This design comes from an exercise in tuning for small area and a short achievable clock period on the open sky130 flow, not from production work. RTL that was checked went through simulation tests only; none was proved equivalent to the original. The series may have gaps, and a smaller design here may also do less where the tests do not look. For run 2, only the layout was checked, not whether the RTL still works.

### Where the registers sit, run 1

Drawn at 1 px/um. Other sequential cells in the stronger gray, the rest of the logic in the fainter gray.
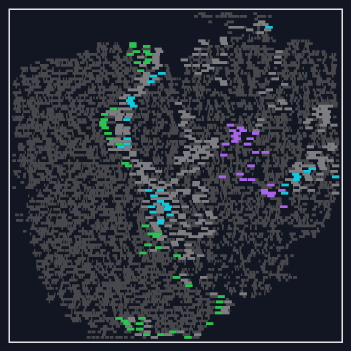
### The clock network, run 1

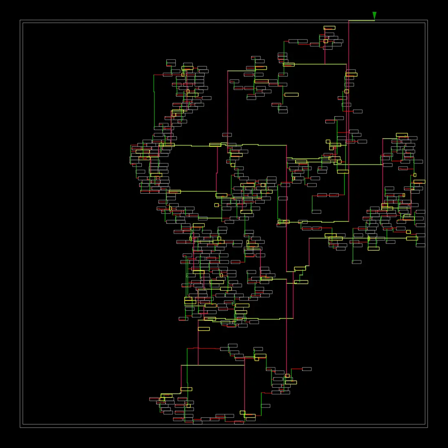
### Metal layers overlaid, run 1

Drawn at 1.5 px/um. Two of the layers only.
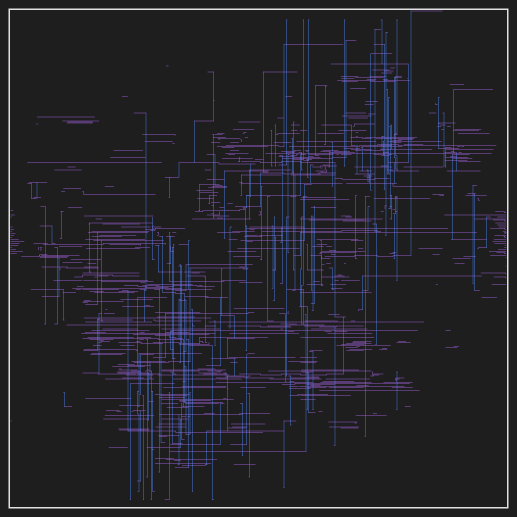
### I/O nets highlighted, run 1

Drawn at 1.5 px/um.
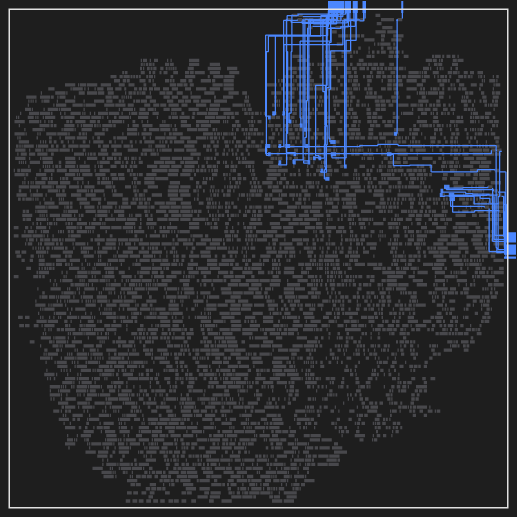
==> flow/design.v <==
module fadd_stage1(
  input wire [31:0] s,
  input wire [31:0] t,
  output wire [31:0] g,
  output wire [31:0] l,
  output wire [26:0] one_mantissa_d_27bit,
  output wire for_sticky
);
wire [0:0] sign_s, sign_t, sign_d;
wire [7:0] exponent_s, exponent_t, exponent_d;
wire [22:0] mantissa_s, mantissa_t, mantissa_d;
assign sign_s = s[31:31];
assign sign_t = t[31:31];
assign exponent_s = s[30:23];
assign exponent_t = t[30:23];
assign mantissa_s = s[22:0];
assign mantissa_t = t[22:0];
wire s_greater_than_t;
assign s_greater_than_t = ({exponent_s, mantissa_s} > {exponent_t, mantissa_t}) ? 1 : 0;
assign g = s_greater_than_t ? s : t;
assign l = s_greater_than_t ? t : s;
wire is_add;
assign is_add = (sign_s == sign_t) ? 1 : 0;
wire [0:0] sign_g, sign_l;
wire [7:0] exponent_g, exponent_l;
wire [22:0] mantissa_g, mantissa_l;
assign sign_g = s_greater_than_t ? sign_s : sign_t;
assign sign_l = s_greater_than_t ? sign_t : sign_s;
assign exponent_g = s_greater_than_t ? exponent_s : exponent_t;
assign exponent_l = s_greater_than_t ? exponent_t : exponent_s;
assign mantissa_g = s_greater_than_t ? mantissa_s : mantissa_t;
assign mantissa_l = s_greater_than_t ? mantissa_t : mantissa_s;
wire [24:0] one_mantissa_g, one_mantissa_l;
assign one_mantissa_g = {2'b01, mantissa_g};
assign one_mantissa_l = {2'b01, mantissa_l};
wire [7:0] relative_scale;
wire [4:0] pre_shift;
wire [55:0] one_mantissa_g_56bit, one_mantissa_l_56bit, one_mantissa_d_56bit;
wire [26:0] one_mantissa_g_27bit, one_mantissa_l_27bit;
assign relative_scale = exponent_g - exponent_l;
assign pre_shift =  (relative_scale > 8'b00011001) ? 5'b11111 : relative_scale[4:0];
assign one_mantissa_g_56bit = {one_mantissa_g, 31'b0};
assign one_mantissa_l_56bit = {one_mantissa_l, 31'b0} >> pre_shift;
assign one_mantissa_g_27bit = one_mantissa_g_56bit[55:29];
assign one_mantissa_l_27bit = one_mantissa_l_56bit[55:29];
assign one_mantissa_d_27bit =
  is_add ? one_mantissa_g_27bit + one_mantissa_l_27bit : one_mantissa_g_27bit - one_mantissa_l_27bit; 
assign for_sticky = |(one_mantissa_l_56bit[28:0]);
endmodule
module fadd_stage2(
  input wire [31:0] s,
  input wire [31:0] t,
  input wire [26:0] one_mantissa_d_27bit,
  input wire for_sticky,
  output wire [22:0] one_mantissa_d_scaled,
  output wire [4:0] shift,
  output wire [4:0] shift_left,
  output wire shift_right,
  output wire [3:0] for_round
);
wire [0:0] sign_s, sign_t, sign_d;
wire [7:0] exponent_s, exponent_t, exponent_d;
wire [22:0] mantissa_s, mantissa_t, mantissa_d;
assign sign_s = s[31:31];
assign sign_t = t[31:31];
assign exponent_s = s[30:23];
assign exponent_t = t[30:23];
assign mantissa_s = s[22:0];
assign mantissa_t = t[22:0];
wire s_greater_than_t;
assign s_greater_than_t = ({exponent_s, mantissa_s} > {exponent_t, mantissa_t}) ? 1 : 0;
wire [7:0] exponent_g, exponent_l;
assign exponent_g = s_greater_than_t ? exponent_s : exponent_t;
assign exponent_l = s_greater_than_t ? exponent_t : exponent_s;
wire is_add;
assign is_add = (sign_s == sign_t) ? 1'b1 : 1'b0;
wire [7:0] relative_scale;
assign relative_scale = exponent_g - exponent_l;
assign shift = 
    (one_mantissa_d_27bit[25:25] == 1'b1) ? 0 :
    (one_mantissa_d_27bit[24:24] == 1'b1) ? 1 :
    (one_mantissa_d_27bit[23:23] == 1'b1) ? 2 :
    (one_mantissa_d_27bit[22:22] == 1'b1) ? 3 :
    (one_mantissa_d_27bit[21:21] == 1'b1) ? 4 :
    (one_mantissa_d_27bit[20:20] == 1'b1) ? 5 :
    (one_mantissa_d_27bit[19:19] == 1'b1) ? 6 :
    (one_mantissa_d_27bit[18:18] == 1'b1) ? 7 :
    (one_mantissa_d_27bit[17:17] == 1'b1) ? 8 :
    (one_mantissa_d_27bit[16:16] == 1'b1) ? 9 :
    (one_mantissa_d_27bit[15:15] == 1'b1) ? 10 :
    (one_mantissa_d_27bit[14:14] == 1'b1) ? 11 :
    (one_mantissa_d_27bit[13:13] == 1'b1) ? 12 :
    (one_mantissa_d_27bit[12:12] == 1'b1) ? 13 :
    (one_mantissa_d_27bit[11:11] == 1'b1) ? 14 :
    (one_mantissa_d_27bit[10:10] == 1'b1) ? 15 :
    (one_mantissa_d_27bit[9:9] == 1'b1) ? 16 :
    (one_mantissa_d_27bit[8:8] == 1'b1) ? 17 :
    (one_mantissa_d_27bit[7:7] == 1'b1) ? 18 :
    (one_mantissa_d_27bit[6:6] == 1'b1) ? 19 :
    (one_mantissa_d_27bit[5:5] == 1'b1) ? 20 :
    (one_mantissa_d_27bit[4:4] == 1'b1) ? 21 :
    (one_mantissa_d_27bit[3:3] == 1'b1) ? 22 :
    (one_mantissa_d_27bit[2:2] == 1'b1) ? 23 :
    (one_mantissa_d_27bit[1:1] == 1'b1) ? 24 :
    (one_mantissa_d_27bit[0:0] == 1'b1) ? 25 : 26;
assign shift_right = one_mantissa_d_27bit[26:26];
assign shift_left =
    shift >= exponent_g ? exponent_g - 8'd1 : shift;
wire [55:0] d_concat_l;
wire [55:0] d_concat_l_shift;
wire [55:0] one_mantissa_d_56bit;
assign d_concat_l =
  { one_mantissa_d_27bit, 29'd0 };
assign one_mantissa_d_56bit =
  is_add ? d_concat_l >> shift_right : d_concat_l << shift_left;
wire ulp, guard, round, sticky, dropped;
assign dropped = one_mantissa_d_27bit[0:0];
assign ulp = one_mantissa_d_56bit[31:31];
assign guard = one_mantissa_d_56bit[30:30];
assign round = one_mantissa_d_56bit[29:29];
assign sticky = for_sticky || (shift_right && dropped);
assign one_mantissa_d_scaled = one_mantissa_d_56bit[53:31];
assign for_round = {ulp, guard, round, sticky};
endmodule
module fadd_stage3(
    input wire [31:0] s,
    input wire [31:0] t,
    input wire [22:0] one_mantissa_d_scaled,
    input wire [4:0] shift,
    input wire [4:0] shift_left,
    input wire shift_right,
    input wire [3:0] for_round,
    output wire [31:0] d
);
wire [0:0] sign_s, sign_t, sign_d;
wire [7:0] exponent_s, exponent_t, exponent_d;
wire [22:0] mantissa_s, mantissa_t, mantissa_d;
assign sign_s = s[31:31];
assign sign_t = t[31:31];
assign exponent_s = s[30:23];
assign exponent_t = t[30:23];
assign mantissa_s = s[22:0];
assign mantissa_t = t[22:0];
wire s_greater_than_t;
assign s_greater_than_t = ({exponent_s, mantissa_s} > {exponent_t, mantissa_t}) ? 1 : 0;
wire sign_g;
wire [7:0] exponent_g, exponent_l;
assign sign_g = s_greater_than_t ? sign_s : sign_t;
assign exponent_g = s_greater_than_t ? exponent_s : exponent_t;
assign exponent_l = s_greater_than_t ? exponent_t : exponent_s;
wire is_add;
assign is_add = (sign_s == sign_t) ? 1'b1 : 1'b0;
wire [7:0] relative_scale;
assign relative_scale = exponent_g - exponent_l;
wire ulp, guard, round, sticky, flag;
wire [23:0] mantissa_d_rounded;  
wire carry_round;
assign ulp = for_round[3:3];
assign guard = for_round[2:2];
assign round = for_round[1:1];
assign sticky = for_round[0:0];
assign flag =
    (ulp && guard && (~round) && (~sticky)) ||
    (guard && (~round) && sticky && (sign_s == sign_t)) ||
    (guard && round);
assign mantissa_d_rounded = {1'b0,one_mantissa_d_scaled} + {23'b0, flag};
assign carry_round = mantissa_d_rounded[23:23];
assign sign_d = sign_g;
assign mantissa_d = mantissa_d_rounded[22:0];
assign exponent_d =
is_add ? 
    exponent_g + {7'b0, shift_right} + {7'b0, carry_round}
:
    exponent_g - {3'b0, shift_left} + {7'b0, carry_round};
wire s_is_nan;
assign s_is_nan =
    exponent_s == 8'd255 && mantissa_s != 8'd0;
wire t_is_nan;
assign t_is_nan =
    exponent_t == 8'd255 && mantissa_t != 8'd0;
wire s_is_inf;
assign s_is_inf =
    exponent_s == 8'd255 && mantissa_s == 8'd0;
wire t_is_inf;
assign t_is_inf =
    exponent_t == 8'd255 && mantissa_t == 8'd0;
wire d_is_inf;
assign d_is_inf =
    exponent_d == 8'd255 && shift_right == 1'b1;
wire s_is_zero;
assign s_is_zero =
    exponent_s == 8'd0 && mantissa_s == 8'd0;
wire t_is_zero;
assign t_is_zero =
    exponent_t == 8'd0 && mantissa_t == 8'd0;
wire d_is_s, d_is_t, d_is_zero;
assign d_is_s =
    t_is_zero || (s_greater_than_t && relative_scale > 8'b00011000);
assign d_is_t =
    s_is_zero || (~s_greater_than_t && relative_scale > 8'b00011000);
assign d_is_zero =
    (sign_s != sign_t) && (exponent_s == exponent_t) && (mantissa_s == mantissa_t);
wire d_is_denormalized;
assign d_is_denormalized = 
    ~is_add && (shift_left < shift);
assign d = 
    t_is_nan ? {sign_t, 8'd255, mantissa_t} :
    s_is_nan ? {sign_s, 8'd255, mantissa_s} :
    s_is_inf && t_is_inf ? (sign_s == sign_t ? {sign_s, 8'd255, 23'd0} : {1'b0, 8'd255, 1'b1, 22'd0}) :
    s_is_inf ? {sign_s, 8'd255, 23'd0} :
    t_is_inf ? {sign_t, 8'd255, 23'd0} :
    d_is_inf ? {sign_d, 8'd255, 23'b0} :
    d_is_s ? {sign_s, exponent_s, mantissa_s} :
    d_is_t ? {sign_t, exponent_t, mantissa_t} :
    d_is_zero ? {1'b0, 8'b0, 23'b0} :
    d_is_denormalized ? {sign_d, 8'd0, mantissa_d} :
    {sign_d, exponent_d, mantissa_d};
endmodule
module fadd(
  input wire clk,
  input wire [31:0] s,
  input wire [31:0] t,
  output wire [31:0] d
);
wire [31:0] wire_g1, wire_g2, wire_g3;
reg [31:0] reg_g1, reg_g2, reg_g3;
wire [31:0] wire_l1, wire_l2, wire_l3;
reg [31:0] reg_l1, reg_l2, reg_l3;
wire [26:0] wire_one_mantissa_d_27bit1, wire_one_mantissa_d_27bit2;
reg [26:0] reg_one_mantissa_d_27bit1, reg_one_mantissa_d_27bit2;
wire wire_for_sticky1, wire_for_sticky2;
reg reg_for_sticky1, reg_for_sticky2;
wire [22:0] wire_one_mantissa_d_scaled2, wire_one_mantissa_d_scaled3;
reg [22:0] reg_one_mantissa_d_scaled2, reg_one_mantissa_d_scaled3;
wire [4:0] wire_shift2, wire_shift3;
reg [4:0] reg_shift2, reg_shift3;
wire [4:0] wire_shift_left2, wire_shift_left3;
reg [4:0] reg_shift_left2, reg_shift_left3;
wire wire_shift_right2, wire_shift_right3;
reg reg_shift_right2, reg_shift_right3;
wire [3:0] wire_for_round2, wire_for_round3;
reg [3:0] reg_for_round2, reg_for_round3;
fadd_stage1 u1(s, t, wire_g1, wire_l1, wire_one_mantissa_d_27bit1, wire_for_sticky1);
fadd_stage2 u2(wire_g2, wire_l2, wire_one_mantissa_d_27bit2, wire_for_sticky2, wire_one_mantissa_d_scaled2, wire_shift2, wire_shift_left2, wire_shift_right2, wire_for_round2);
fadd_stage3 u3(wire_g3, wire_l3, wire_one_mantissa_d_scaled3, wire_shift3, wire_shift_left3, wire_shift_right3, wire_for_round3, d);
assign wire_g2 = reg_g2;
assign wire_g3 = reg_g3;
assign wire_l2 = reg_l2;
assign wire_l3 = reg_l3;
assign wire_one_mantissa_d_27bit2 = reg_one_mantissa_d_27bit2;
assign wire_for_sticky2 = reg_for_sticky2; 
assign wire_one_mantissa_d_scaled3 = reg_one_mantissa_d_scaled3;
assign wire_shift3 = reg_shift3;
assign wire_shift_left3 = reg_shift_left3;
assign wire_shift_right3 = reg_shift_right3;
assign wire_for_round3 = reg_for_round3;
always @(posedge clk) begin
  reg_g3 <= wire_g2;
  reg_l3 <= wire_l2;
end
always @(posedge clk) begin
  reg_g2 <= wire_g1;
  reg_l2 <= wire_l1;
end
always @(posedge clk) begin
  reg_one_mantissa_d_27bit2 <= wire_one_mantissa_d_27bit1;
  reg_for_sticky2 <= wire_for_sticky1;
  reg_one_mantissa_d_scaled3 <= wire_one_mantissa_d_scaled2;
  reg_shift3 <= wire_shift2;
  reg_shift_left3 <= wire_shift_left2;
  reg_shift_right3 <= wire_shift_right2;
  reg_for_round3 <= wire_for_round2;
end
endmodule
module fmul_stage1(
  input wire [31:0] s,
  input wire [31:0] t,
  output wire [47:0] mantissa
);
wire [23:0] one_mantissa_s, one_mantissa_t;
assign one_mantissa_s = {1'b1, s[22:0]};
assign one_mantissa_t = {1'b1, t[22:0]};
assign mantissa = {24'b0, one_mantissa_s} * {24'b0, one_mantissa_t};
endmodule
module fmul_stage2(
  input wire [31:0] s,
  input wire [31:0] t,
  input wire [47:0] one_mantissa_d_48bit,
  output wire [31:0] d,
  output wire overflow,
  output wire underflow
);
wire [0:0] sign_s, sign_t, sign_d;
wire [7:0] exponent_s, exponent_t, exponent_d;
wire [22:0] mantissa_s, mantissa_t, mantissa_d;
assign sign_s = s[31:31];
assign sign_t = t[31:31];
assign exponent_s = s[30:23];
assign exponent_t = t[30:23];
assign mantissa_s = s[22:0];
assign mantissa_t = t[22:0];
wire carry;
assign carry = one_mantissa_d_48bit[47:47];
wire [7:0] shift;
wire shift_left;
wire [4:0] shift_right;
assign shift = 
    (one_mantissa_d_48bit[47:47] == 1'b1) ? 0 :
    (one_mantissa_d_48bit[46:46] == 1'b1) ? 0 :
    (one_mantissa_d_48bit[45:45] == 1'b1) ? 1 :
    (one_mantissa_d_48bit[44:44] == 1'b1) ? 2 :
    (one_mantissa_d_48bit[43:43] == 1'b1) ? 3 :
    (one_mantissa_d_48bit[42:42] == 1'b1) ? 4 :
    (one_mantissa_d_48bit[41:41] == 1'b1) ? 5 :
    (one_mantissa_d_48bit[40:40] == 1'b1) ? 6 :
    (one_mantissa_d_48bit[39:39] == 1'b1) ? 7 :
    (one_mantissa_d_48bit[38:38] == 1'b1) ? 8 :
    (one_mantissa_d_48bit[37:37] == 1'b1) ? 9 :
    (one_mantissa_d_48bit[36:36] == 1'b1) ? 10 :
    (one_mantissa_d_48bit[35:35] == 1'b1) ? 11 :
    (one_mantissa_d_48bit[34:34] == 1'b1) ? 12 :
    (one_mantissa_d_48bit[33:33] == 1'b1) ? 13 :
    (one_mantissa_d_48bit[32:32] == 1'b1) ? 14 :
    (one_mantissa_d_48bit[31:31] == 1'b1) ? 15 :
    (one_mantissa_d_48bit[30:30] == 1'b1) ? 16 :
    (one_mantissa_d_48bit[29:29] == 1'b1) ? 17 :
    (one_mantissa_d_48bit[28:28] == 1'b1) ? 18 :
    (one_mantissa_d_48bit[27:27] == 1'b1) ? 19 :
    (one_mantissa_d_48bit[26:26] == 1'b1) ? 20 :
    (one_mantissa_d_48bit[25:25] == 1'b1) ? 21 :
    (one_mantissa_d_48bit[24:24] == 1'b1) ? 22 : 23;
assign shift_right = 5'd0;
assign shift_left =
    {1'b0, exponent_s} + {1'b0, exponent_t} < {1'b0, shift} + 9'd127 ? 8'd0 : shift;
wire [47:0] tmp;
wire [47:0] one_mantissa_d_scaled;
assign tmp = one_mantissa_d_48bit >> shift_right;
assign one_mantissa_d_scaled = tmp << shift_left;
wire [23:0] one_mantissa_d_24bit;
assign one_mantissa_d_24bit =
    carry == 1'b1 ?
    one_mantissa_d_scaled[47:24]:
    one_mantissa_d_scaled[46:23];
wire [23:0] one_mantissa_d;
wire ulp, guard, round, sticky, flag;
assign ulp = (carry == 1'b1) ?
    one_mantissa_d_scaled[24:24] :
    one_mantissa_d_scaled[23:23];
assign guard = (carry == 1'b1) ?
    one_mantissa_d_scaled[23:23] :
    one_mantissa_d_scaled[22:22];
assign round = (carry == 1'b1) ?
    one_mantissa_d_scaled[22:22] :
    one_mantissa_d_scaled[21:21];
assign sticky = (carry == 1'b1) ?
    |(one_mantissa_d_scaled[21:0]) :
    |(one_mantissa_d_scaled[20:0]); 
assign flag = 
    (ulp && guard && (~round) && (~sticky)) ||
    (guard && (~round) && sticky) ||
    (guard && round);
assign one_mantissa_d = one_mantissa_d_24bit + {23'b0, flag};
assign overflow = 
    ({1'b0, exponent_s} + {1'b0, exponent_t} + {8'd0, carry} >= 9'b011111111 + 9'b001111111);
assign underflow = 
    {1'b0, exponent_s} + {1'b0, exponent_t} < 9'b001111111;
assign sign_d = (sign_s == sign_t) ? 0 : 1;
assign exponent_d =
    overflow ?
        8'b11111111
    : underflow ?
        8'b00000000
    : exponent_s + exponent_t + {7'b0, carry} - 8'b01111111 - shift_left;
assign mantissa_d =
    overflow ?
        23'b0
    : underflow ?
        23'b0
    : one_mantissa_d[22:0];
wire s_is_nan;
assign s_is_nan =
    exponent_s == 8'd255 && mantissa_s != 8'd0;
wire t_is_nan;
assign t_is_nan =
    exponent_t == 8'd255 && mantissa_t != 8'd0;
wire s_is_inf;
assign s_is_inf =
    exponent_s == 8'd255 && mantissa_s == 8'd0;
wire t_is_inf;
assign t_is_inf =
    exponent_t == 8'd255 && mantissa_t == 8'd0;
wire s_is_zero;
assign s_is_zero =
    exponent_s == 8'd0 && mantissa_s == 8'd0;
wire t_is_zero;
assign t_is_zero =
    exponent_t == 8'd0 && mantissa_t == 8'd0;
assign d = 
    s_is_nan ?
        {sign_s, exponent_s, 1'b1, mantissa_s[21:0]}
    : t_is_nan ?
        {sign_t, exponent_t, 1'b1, mantissa_t[21:0]}
    : s_is_inf || t_is_inf ?
        {sign_d, 8'd255, 23'b0}
    : s_is_zero ?
        {sign_d, exponent_s, mantissa_s}
    : t_is_zero ?
        {sign_d, exponent_t, mantissa_t}
    : overflow ?
        {sign_d, 8'd255, 23'b0}
    : underflow ?
        {sign_d, 8'd0, 23'b0} 
    : {sign_d, exponent_d, mantissa_d};
endmodule
module fmul(
  input wire clk,
  input wire [31:0] s,
  input wire [31:0] t,
  output wire [31:0] d,
  output wire overflow,
  output wire underflow
);
reg [31:0] s1_reg, t1_reg, s2_reg, t2_reg;
reg [47:0] mantissa1_reg, mantissa2_reg;
wire [47:0] mantissa0;
fmul_stage1 u1(s, t, mantissa0);
fmul_stage2 u2(s2_reg,t2_reg,mantissa2_reg,d,overflow,underflow);
always @(posedge clk) begin
  s1_reg <= s;
  t1_reg <= t;
  s2_reg <= s1_reg;
  t2_reg <= t1_reg;
  mantissa1_reg <= mantissa0;
  mantissa2_reg <= mantissa1_reg;
end
endmodule
module fpu_addmul(
  input  wire        clk,
  input  wire        op,      
  input  wire [31:0] s,
  input  wire [31:0] t,
  output wire [31:0] d
);
wire [31:0] d_add, d_mul;
wire        mul_overflow, mul_underflow;
reg         op1, op2;
fadd u_add(.clk(clk), .s(s), .t(t), .d(d_add));
fmul u_mul(.clk(clk), .s(s), .t(t), .d(d_mul), .overflow(mul_overflow), .underflow(mul_underflow));
always @(posedge clk) begin
  op1 <= op;
  op2 <= op1;
end
assign d = op2 ? d_mul : d_add;
endmodule
==> flow/run.sh <==
#!/bin/bash
# synth_recipe.tcl (not shown) runs the flow's synth.tcl, then flattens the netlist and writes it again
# the make line also repeats each setting of config.mk as NAME=value (left out here)
make -C /OpenROAD-flow-scripts/flow DESIGN_CONFIG=/design/flow/config.mk WORK_HOME=/design/flow/orfs CLKGATE_MAP_FILE= SYNTH_SCRIPT=/design/flow/synth_recipe.tcl finish
==> flow/config.mk <==
export PLATFORM = sky130hd
export DESIGN_NAME = fpu_addmul
export DESIGN_NICKNAME = fpu_addmul
export VERILOG_FILES = /design/flow/design.v
export SDC_FILE = /design/flow/constraint.sdc
export NUM_CORES = 4
export LEC_CHECK = 0
export CAP_MARGIN = 20
export CORE_MARGIN = 2
export CORE_UTILIZATION = 40
export SLEW_MARGIN = 20
==> flow/constraint.sdc <==
create_clock -name core_clock -period 13.0 [get_ports {clk}]
set_input_delay 2.6000 -clock core_clock [delete_from_list [all_inputs] [get_ports {clk}]]
set_output_delay 2.6000 -clock core_clock [all_outputs]
set_load 0.01 [all_outputs]
==> impl_metrics.tcl, run 1 <==
set metrics [dict create \
    wire_per_inst_um 23.0 \
    hold_viol 0 \
    cts_sinks 419 \
    antenna_found_initial 7 \
    ys_ff_latch 419 \
    syn_area_um2 42900 \
    die_w_um 331 \
    rows 120 \
    holdBufCountCts 0 \
    cts_root_buffer "clkbuf_16" \
    max_stage_delay_ns 0.50 \
    synth_nets 5925 \
    cts_setup_buffers 0 \
    yosysTopAreaCell "fa_1" \
    cts_resized 0 \
    synth_ff_type "dfxtp_1" \
    dr.pass1.iters 8 \
    fin_setup_tns_ns 0 \
    viasPerCell 5.55 \
    hold_depth 0 \
    drcViolationCount 0 \
    gp_congestion 1.02 \
    fp.dieArea_um2 110000 \
    hold_path_class "reg -> reg" \
    synth_seq_area_share 0.196 \
    cp_max_fo 18 \
    grt_pass1_vias 36405 \
    cts_made_buffers 44 \
    vias 36191 \
    worst_slack_ns 0.917 \
    yosys_warnings 3 \
    io_buffers 97 \
    crit_required_ns 13.53 \
    synth_cell_types 95 \
    synthMostInstantiatedCell "inv_1" \
    outcome "no timing/DRC/antenna violations" \
    start_util 0.402 \
    pre_cts_ws_ns 0.395 \
    nNetsFinal 6028 \
    cts_buffer_depth 3 \
]
-- 'Where the registers sit' (at the start) --
color	netlist name	sequential cells
cyan	`u_mul.t2_reg`	32
green	`u_mul.mantissa1_reg`	48
purple	`u_add.reg_one_mantissa_d_27bit2`	27

-- 'The clock network' (at the start) --
Clock Latency Late Sink: 0.61 ns
flip-flop and latch count: 419
clock buffers: 51

-- 'Metal layers overlaid' (at the start) --
color	layer	wire length
purple	met3	11500 um
blue	met4	8370 um

-- 'I/O nets highlighted' (at the start) --
color	port	bits	direction	end cells	buffers	wire
blue	`d`	32	output	32	32	3620 um

run 1: kinds of logic after synthesis:
logic type / share of synthesized area
simple gates: 0.164
buf+inv: 0.0882
fa+ha+maj: 0.345
compound gates: 0.136
flops: 0.196
mux: 0.0421
xor+xnor: 0.0290
run 1: metal layers:
metal	share of wire	track usage	up-vias
li1	-	-	16568
met5	0.000060	0	-
met1	0.41	0.346	17732
met4	0.056	0.126	2
met2	0.46	0.450	1492
met3	0.077	0.0418	397
run 1: worst paths after layout:
check,end
setup / recovery,u_add.reg_one_mantissa_d_27bit2[25]
setup reg to reg,u_add.reg_one_mantissa_d_scaled3[13]
hold / removal,u_mul.t2_reg[28]
hold reg to reg,u_mul.t2_reg[28]
run 1: metrics by stage:
| step | util | instance area [um2] | std cells |
|---|---|---|---|
| detailed placement | 0.433 | 46200 | 6431 |
| global placement | 0.433 | 46200 | 6431 |
| finish | 0.448 | 47800 | 6516 |
| global route | 0.448 | 47800 | 6513 |
| CTS | 0.448 | 47800 | 6513 |
| floorplan | - | 42900 | 4971 |
run 1: cell type report:
type / count / share of cell area
Multi-Input combinational cell: 3548 / 0.644
Inverter: 789 / 0.0619
Tap cell: 1403 / 0.0367
Clock inverter: 31 / 0.00903
Timing Repair Buffer: 272 / 0.0483
Antenna cell: 3 / 0.000157
Clock buffer: 51 / 0.0242
Sequential cell: 419 / 0.175
run 1: critical path, delay by kind of cell:
family | cells | cell delay, ns
xor gates and xnor gates | 1 | 0.11
adders and majority gates | 3 | 0.97
buffers and inverters | 5 | 1.03
and+or+nand+nor | 11 | 2.42
AOI/OAI and AO/OA | 26 | 5.17
muxes | 1 | 0.28
### Wiring heat map, run 1

Drawn at 1 px/um. The die is cut into 33 by 33 equal tiles; dark purple is low, yellow is high, scaled to the fullest tile. Values are wire area over tile area, all layers added.
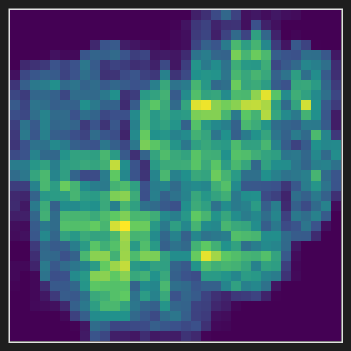

## Run 2: large edit since run 1, in outline
flow/design.v: 454 -> 1368 lines; modules unchanged: 0
  fadd_core: new, 61 lines
  fmul_core: new, 47 lines
  mul24: new, 1200 lines
  mfa: new, 3 lines
  mha: new, 3 lines
  mbpp: new, 3 lines
  mbppn: new, 3 lines
  fpu_addmul: edited, 18 -> 48 lines
  removed: fadd_stage1, fadd_stage2, fadd_stage3, fadd, fmul_stage1, fmul_stage2, fmul
==> module fadd_core as of run 2 <==
module fadd_core(
  input  wire [31:0] g,
  input  wire [31:0] l,
  input  wire [4:0]  rs,
  input  wire        big,
  output wire        sign,
  output wire [7:0]  exp,
  output wire [22:0] man,
  output wire        flag,
  output wire        inc,
  output wire        infchk
);
wire [7:0]  eg = g[30:23], el = l[30:23];
wire [22:0] mg = g[22:0],  ml = l[22:0];
wire        is_add = g[31] == l[31];
wire [50:0] lsh = {1'b0, 1'b1, ml, 2'b00, 24'd0} >> rs;
wire [26:0] l27 = lsh[50:24];
wire        sticky0 = |lsh[23:0];
wire [26:0] g27 = {1'b0, 1'b1, mg, 2'b00};
wire [26:0] d27 = is_add ? g27 + l27 : g27 - l27;
wire        sr = d27[26];
reg [4:0] shift;
integer i;
always @* begin
  shift = 5'd26;
  for (i = 0; i <= 25; i = i + 1)
    if (d27[i]) shift = 5'd25 - i[4:0];
end
wire [7:0] egm1 = eg - 8'd1;
wire [4:0] sl = ({3'b0, shift} >= eg) ? egm1[4:0] : shift;
wire [24:0] w = is_add ? (sr ? d27[25:1] : d27[24:0]) : (d27[24:0] << sl);
wire ulp = w[2], guard = w[1], round = w[0];
wire st = sticky0 | (sr & d27[0]);
wire nflag = is_add ? guard & (round | st | ulp) : guard & (round | (ulp & ~st));
wire denorm = ~is_add & (sl < shift);
wire [7:0] nexp = is_add ? eg + {7'd0, sr} : (denorm ? 8'd0 : eg - {3'd0, sl});
wire g_max = eg == 8'd255, l_max = el == 8'd255;
wire g_nan = g_max & (mg != 23'd0), l_nan = l_max & (ml != 23'd0);
wire g_inf = g_max & (mg == 23'd0), l_inf = l_max & (ml == 23'd0);
wire l_zero = l[30:0] == 31'd0;
wire d_zero = ~is_add & (g[30:0] == l[30:0]);
reg [31:0] sv;
reg        special;
always @* begin
  special = 1'b1;
  sv = g;
  if (l_nan) sv = l;
  else if (g_nan) sv = g;
  else if (g_inf & l_inf) sv = is_add ? {g[31], 8'd255, 23'd0} : 32'h7fc00000;
  else if (g_inf) sv = {g[31], 8'd255, 23'd0};
  else if (l_zero | big) sv = g;
  else if (d_zero) sv = 32'd0;
  else special = 1'b0;
end
assign sign   = special ? sv[31]    : g[31];
assign exp    = special ? sv[30:23] : nexp;
assign man    = special ? sv[22:0]  : w[24:2];
assign flag   = ~special & nflag;
assign inc    = ~special & ~denorm;
assign infchk = ~special & sr;
endmodule
==> module mbppn as of run 2 <==
module mbppn(input wire a, input wire b, input wire one, input wire two, output wire pp);
assign pp = ~((a & one) | (b & two));
endmodule
==> module mfa as of run 2 <==
module mfa(input wire a, input wire b, input wire c, output wire s, output wire co);
assign {co, s} = a + b + c;
endmodule
==> module fpu_addmul as of run 2 <==
module fpu_addmul(
  input  wire        clk,
  input  wire        op,      
  input  wire [31:0] s,
  input  wire [31:0] t,
  output wire [31:0] d
);
wire        sgt = s[30:0] > t[30:0];
wire [31:0] g_a = sgt ? s : t;
wire [31:0] l_a = sgt ? t : s;
wire [7:0]  rs_a = g_a[30:23] - l_a[30:23];
reg         op1, sgt1, big1;
reg  [31:0] g1, l1;
reg  [4:0]  rs1;
always @(posedge clk) begin
  op1  <= op;
  sgt1 <= sgt;
  g1   <= g_a;
  l1   <= l_a;
  rs1  <= rs_a[4:0];
  big1 <= rs_a > 8'd24;
end
wire        a_sign, a_flag, a_inc, a_infchk;
wire [7:0]  a_exp;
wire [22:0] a_man;
wire        m_sign, m_flag;
wire [7:0]  m_exp;
wire [22:0] m_man;
fadd_core u_add(.g(g1), .l(l1), .rs(rs1), .big(big1),
  .sign(a_sign), .exp(a_exp), .man(a_man), .flag(a_flag), .inc(a_inc), .infchk(a_infchk));
fmul_core u_mul(.g(g1), .l(l1), .sgt(sgt1),
  .sign(m_sign), .exp(m_exp), .man(m_man), .flag(m_flag));
reg         sign2, flag2, inc2, infchk2;
reg  [7:0]  exp2;
reg  [22:0] man2;
always @(posedge clk) begin
  sign2   <= op1 ? m_sign : a_sign;
  exp2    <= op1 ? m_exp  : a_exp;
  man2    <= op1 ? m_man  : a_man;
  flag2   <= op1 ? m_flag : a_flag;
  inc2    <= op1 ? 1'b0   : a_inc;
  infchk2 <= op1 ? 1'b0   : a_infchk;
end
wire [23:0] man_r = {1'b0, man2} + {23'd0, flag2};
wire [7:0]  exp_r = exp2 + {7'd0, inc2 & man_r[23]};
wire        inf_r = infchk2 & (exp_r == 8'd255);
assign d = {sign2, exp_r, inf_r ? 23'd0 : man_r[22:0]};
endmodule
==> module mha as of run 2 <==
module mha(input wire a, input wire b, output wire s, output wire co);
assign {co, s} = a + b;
endmodule
==> module fmul_core as of run 2 <==
module fmul_core(
  input  wire [31:0] g,
  input  wire [31:0] l,
  input  wire        sgt,
  output wire        sign,
  output wire [7:0]  exp,
  output wire [22:0] man,
  output wire        flag
);
wire [7:0]  eg = g[30:23], el = l[30:23];
wire [22:0] mg = g[22:0],  ml = l[22:0];
wire [47:0] ra, rb;
mul24 u_m(.x(mg), .y(ml), .ra(ra), .rb(rb));
wire [47:0] p = ra + rb;
wire carry = p[47];
wire [22:0] nman = carry ? p[46:24] : p[45:23];
wire ulp   = carry ? p[24] : p[23];
wire guard = carry ? p[23] : p[22];
wire round = carry ? p[22] : p[21];
wire st    = carry ? |p[21:0] : |p[20:0];
wire nflag = guard & (round | st | ulp);
wire [8:0] esum = {1'b0, eg} + {1'b0, el};
wire [8:0] esumc = esum + {8'd0, carry};
wire overflow = esumc >= 9'd382;
wire underflow = esum < 9'd127;
wire [7:0] nexp = esumc[7:0] - 8'd127;
wire psign = g[31] ^ l[31];
wire g_max = eg == 8'd255, l_max = el == 8'd255;
wire g_nan = g_max & (mg != 23'd0), l_nan = l_max & (ml != 23'd0);
wire g_inf = g_max & (mg == 23'd0), l_inf = l_max & (ml == 23'd0);
wire g_zero = g[30:0] == 31'd0, l_zero = l[30:0] == 31'd0;
wire [31:0] nan_src = (l_nan & ~sgt) ? l : g;
reg [31:0] sv;
reg        special;
always @* begin
  special = 1'b1;
  sv = {psign, 8'd0, 23'd0};
  if (g_nan) sv = {nan_src[31], 8'd255, 1'b1, nan_src[21:0]};
  else if (g_inf | l_inf | overflow) sv = {psign, 8'd255, 23'd0};
  else if (g_zero | l_zero | underflow) sv = {psign, 8'd0, 23'd0};
  else special = 1'b0;
end
assign sign = special ? sv[31]    : psign;
assign exp  = special ? sv[30:23] : nexp;
assign man  = special ? sv[22:0]  : nman;
assign flag = ~special & nflag;
endmodule
==> module mbpp as of run 2 <==
module mbpp(input wire a, input wire b, input wire one, input wire two, input wire neg, output wire pp);
assign pp = ((a & one) | (b & two)) ^ neg;
endmodule
--- a/flow/config.mk
+++ b/flow/config.mk
@@ -10,2 +10,3 @@
 export CORE_UTILIZATION = 40
 export SLEW_MARGIN = 20
+export SYNTH_HIERARCHICAL = 1
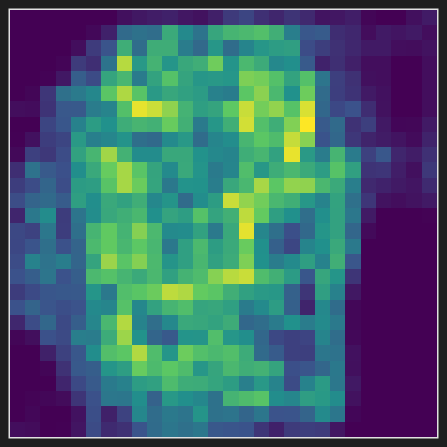
*Wiring heat map, run 2*
Drawn at 1.5 px/um. The die is cut into 28 by 28 equal tiles; dark purple is low, yellow is high, scaled to the fullest tile. Values are wire area over tile area, all layers added.
tiles over half the peak	35%
emptiest ninth of the die	bottom right
densest ninth of the die	middle
nearly empty tiles	17%

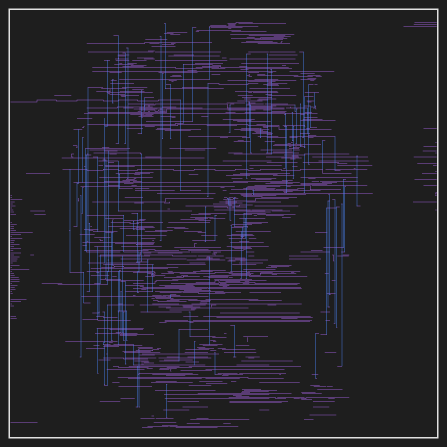
*Metal layers overlaid, run 2*
Drawn at 1.5 px/um. Two of the layers only.
color	layer	wire length
blue	met4	4450 um
purple	met3	13800 um
DR vias: 29736
Tot GR Track Use: 0.294
routed wire length: 121000 um
WL per Instance: 26.1 um

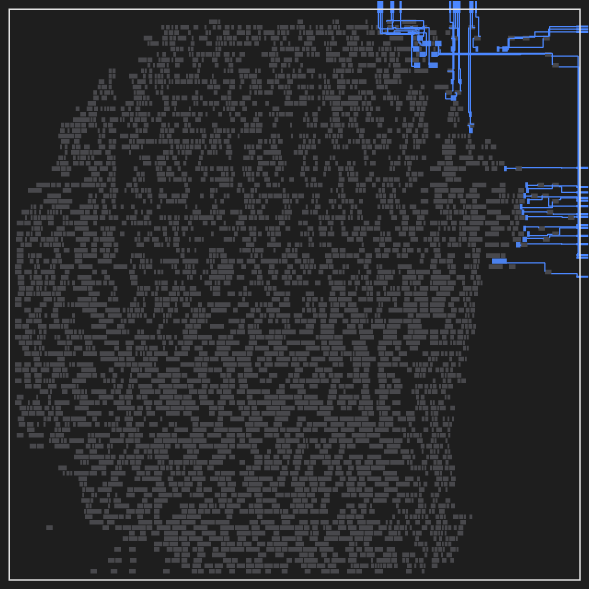
*I/O nets highlighted, run 2*
Drawn at 2 px/um.
# IOs: 98
IO Port Bufs: 97

==> run 2 against run 1 <==
  * Critical path depth fell by 9
  * Utilization decreased by 1.7 points
  * Non-clock buffer count fell by 82
  * Largest cell class unchanged
  * Still clean on timing, DRC and antenna
  * Global-route usage is 2.3 points higher
==> impl_metrics.tcl, run 2 <==
set metrics [dict create \
    met3_length_um 13800 \
    hold_viol 0 \
    post-route-cell-area_um2 33500 \
    synth_cell_types 113 \
    cts_buffer_depth 2 \
    met1_usage 0.411 \
    wl_met1_um 51800 \
    fp.dieArea_um2 81000 \
    wl_met2_um 50800 \
    tritoncts "built" \
    ys_ff_latch 107 \
    grt_pass1_vias 29106 \
    final_cells 4640 \
    yosys_warnings 9 \
    hold_path_class "reg -> reg" \
    syn2layout_area_growth_pct 6.37 \
    cap_violations 0 \
    holdBufCountCts 0 \
    cts_root_buffer "clkbuf_16" \
    cts_sinks 107 \
    nNetsFinal 4118 \
    rows 102 \
    top_layer "met5" \
    fin_util 0.431 \
    synth_nets 4180 \
    cts_made_buffers 9 \
    gp_congestion 0.972 \
    placed_area_um2 33200 \
    synth-edff-count 0 \
    synth_top_area_share 0.165 \
    viasPerCell 6.41 \
    syn_area_um2 31500 \
    use_met2 0.435 \
    die_w_um 285 \
    synth_seq_area_share 0.0680 \
    synth_ff_type "dfxtp_1" \
    yosysTopAreaCell "fa_1" \
    met3_usage 0.0769 \
    synthMostInstantiatedCell "xnor2_1" \
    diodes 0 \
    busiest_layer "met2" \
    antenna_found_initial 4 \
    dr.pass1.iters 8 \
    crit_required_ns 13.36 \
    fin_setup_tns_ns 0 \
    gr-total-overflow 0 \
    worstSkewPairLatency_ns 0.43 \
    outcome "no timing/DRC/antenna violations" \
    critPathKind "reg -> reg" \
    placed_cells_incl_taps 4624 \
    cts_resized 0 \
]
## run 2: cell types whose count changed after synthesis, moves of 96 or more
cell      delta
xnor2_1    +271
buf_4      +109
inv_1      -626
and2_1     -208
fa_1       -229
clkbuf_1    -96
ha_1       -202
a22oi_2    +264
nand2_1    -353
dfxtp_1    -312
## run 2: per-stage QoR
step | setup WS, ns | hold WS [ns]
6_report | 1.54 | 0.793
4_1_cts | 1.82 | 0.791
5_1_grt | 0.747 | 0.818
2_1_floorplan | 2.01 | 0.634
3_3_place_gp | 1.71 | 0.760
3_5_place_dp | 1.91 | 0.781
## run 2: path summary, 6_finish.rpt
| path | from | to | slack (ns) | cells after the start |
|---|---|---|---|---|
| worst min-delay path | op1 | infchk2 | 0.79 | 2 |
| worst max register to register | rs1[2] | exp2[7] | 1.54 | 38 |
| worst min register to register | op1 | infchk2 | 0.79 | 2 |
| worst max-delay path | rs1[2] | exp2[7] | 1.54 | 38 |
## run 2: layout make-up
type                    count  area [um2]  share of cell area
repair buffers            190        1670              0.0498
inverters                 167         627              0.0187
clock buffers               9         225             0.00672
clock inverters             7        91.3             0.00272
flip-flops and latches    107        2190              0.0653
well taps                1040        1300              0.0388
multi-input cells        3120       27400               0.818
## run 2: critical path: cells and delay by family, from the launching register on
kind / cells / cell delay (ns)
fa+ha+maj: 4 / 1.38
flops: 1 / 0.82
compound gates: 13 / 3.10
buf+inv: 3 / 1.02
simple gates: 15 / 4.10
xor+xnor: 1 / 0.47
mux: 2 / 0.49
## run 2: cell families after synthesis
kind of cell,synth area share
XOR/XNOR,0.120
AO/OA/AOI/OAI,0.297
adder cells (fa/ha/maj),0.244
other,0.000119
flip-flops,0.0680
multiplexers,0.0623
buffers and inverters,0.0671
AND/OR/NAND/NOR,0.141
## run 2: Yosys stat by module, one instance, submodules excluded
module	cells	copies in the design	flip-flops and latches
fpu_addmul	520	1	107
mbpp	2	242	0
mul24	309	1	0
mfa	1	256	0
mbppn	1	22	0
fmul_core	626	1	0
mha	1	28	0
fadd_core	1412	1	0

[re-timing with driven ports]
The results above use ideal ports. As a check the final layouts listed here were re-extracted and re-timed, cells and wires unchanged. Step 1 assumes that a clkbuf_16 drives the clock port and a buf_2 every other input. Step 2 moves the port delays by t, midway between the first and last clock arrival at a register: inputs arrive t later, outputs are due t later. That takes back most of the time a late clock gives input paths. a / b / c = ideal ports / drivers / drivers and shift; a / b = the first two.
run | t, ns | slack for setup (ns) | worst hold slack (ns) | slew at the worst register clock pin (ns)
run 1 | 0.657 | 0.917 / 0.929 / 0.295 | 0.309 / 0.309 / 0.309 | 0.07 / 0.07
run 2 | 0.468 | 1.539 / 1.539 / 1.539 | 0.793 / 0.793 / 0.793 | 0.11 / 0.11
After both steps every run listed still meets setup and hold. For run 1, which loses most, drivers alone change the setup slack by +0.012 ns; drivers and shift together by -0.622 ns.
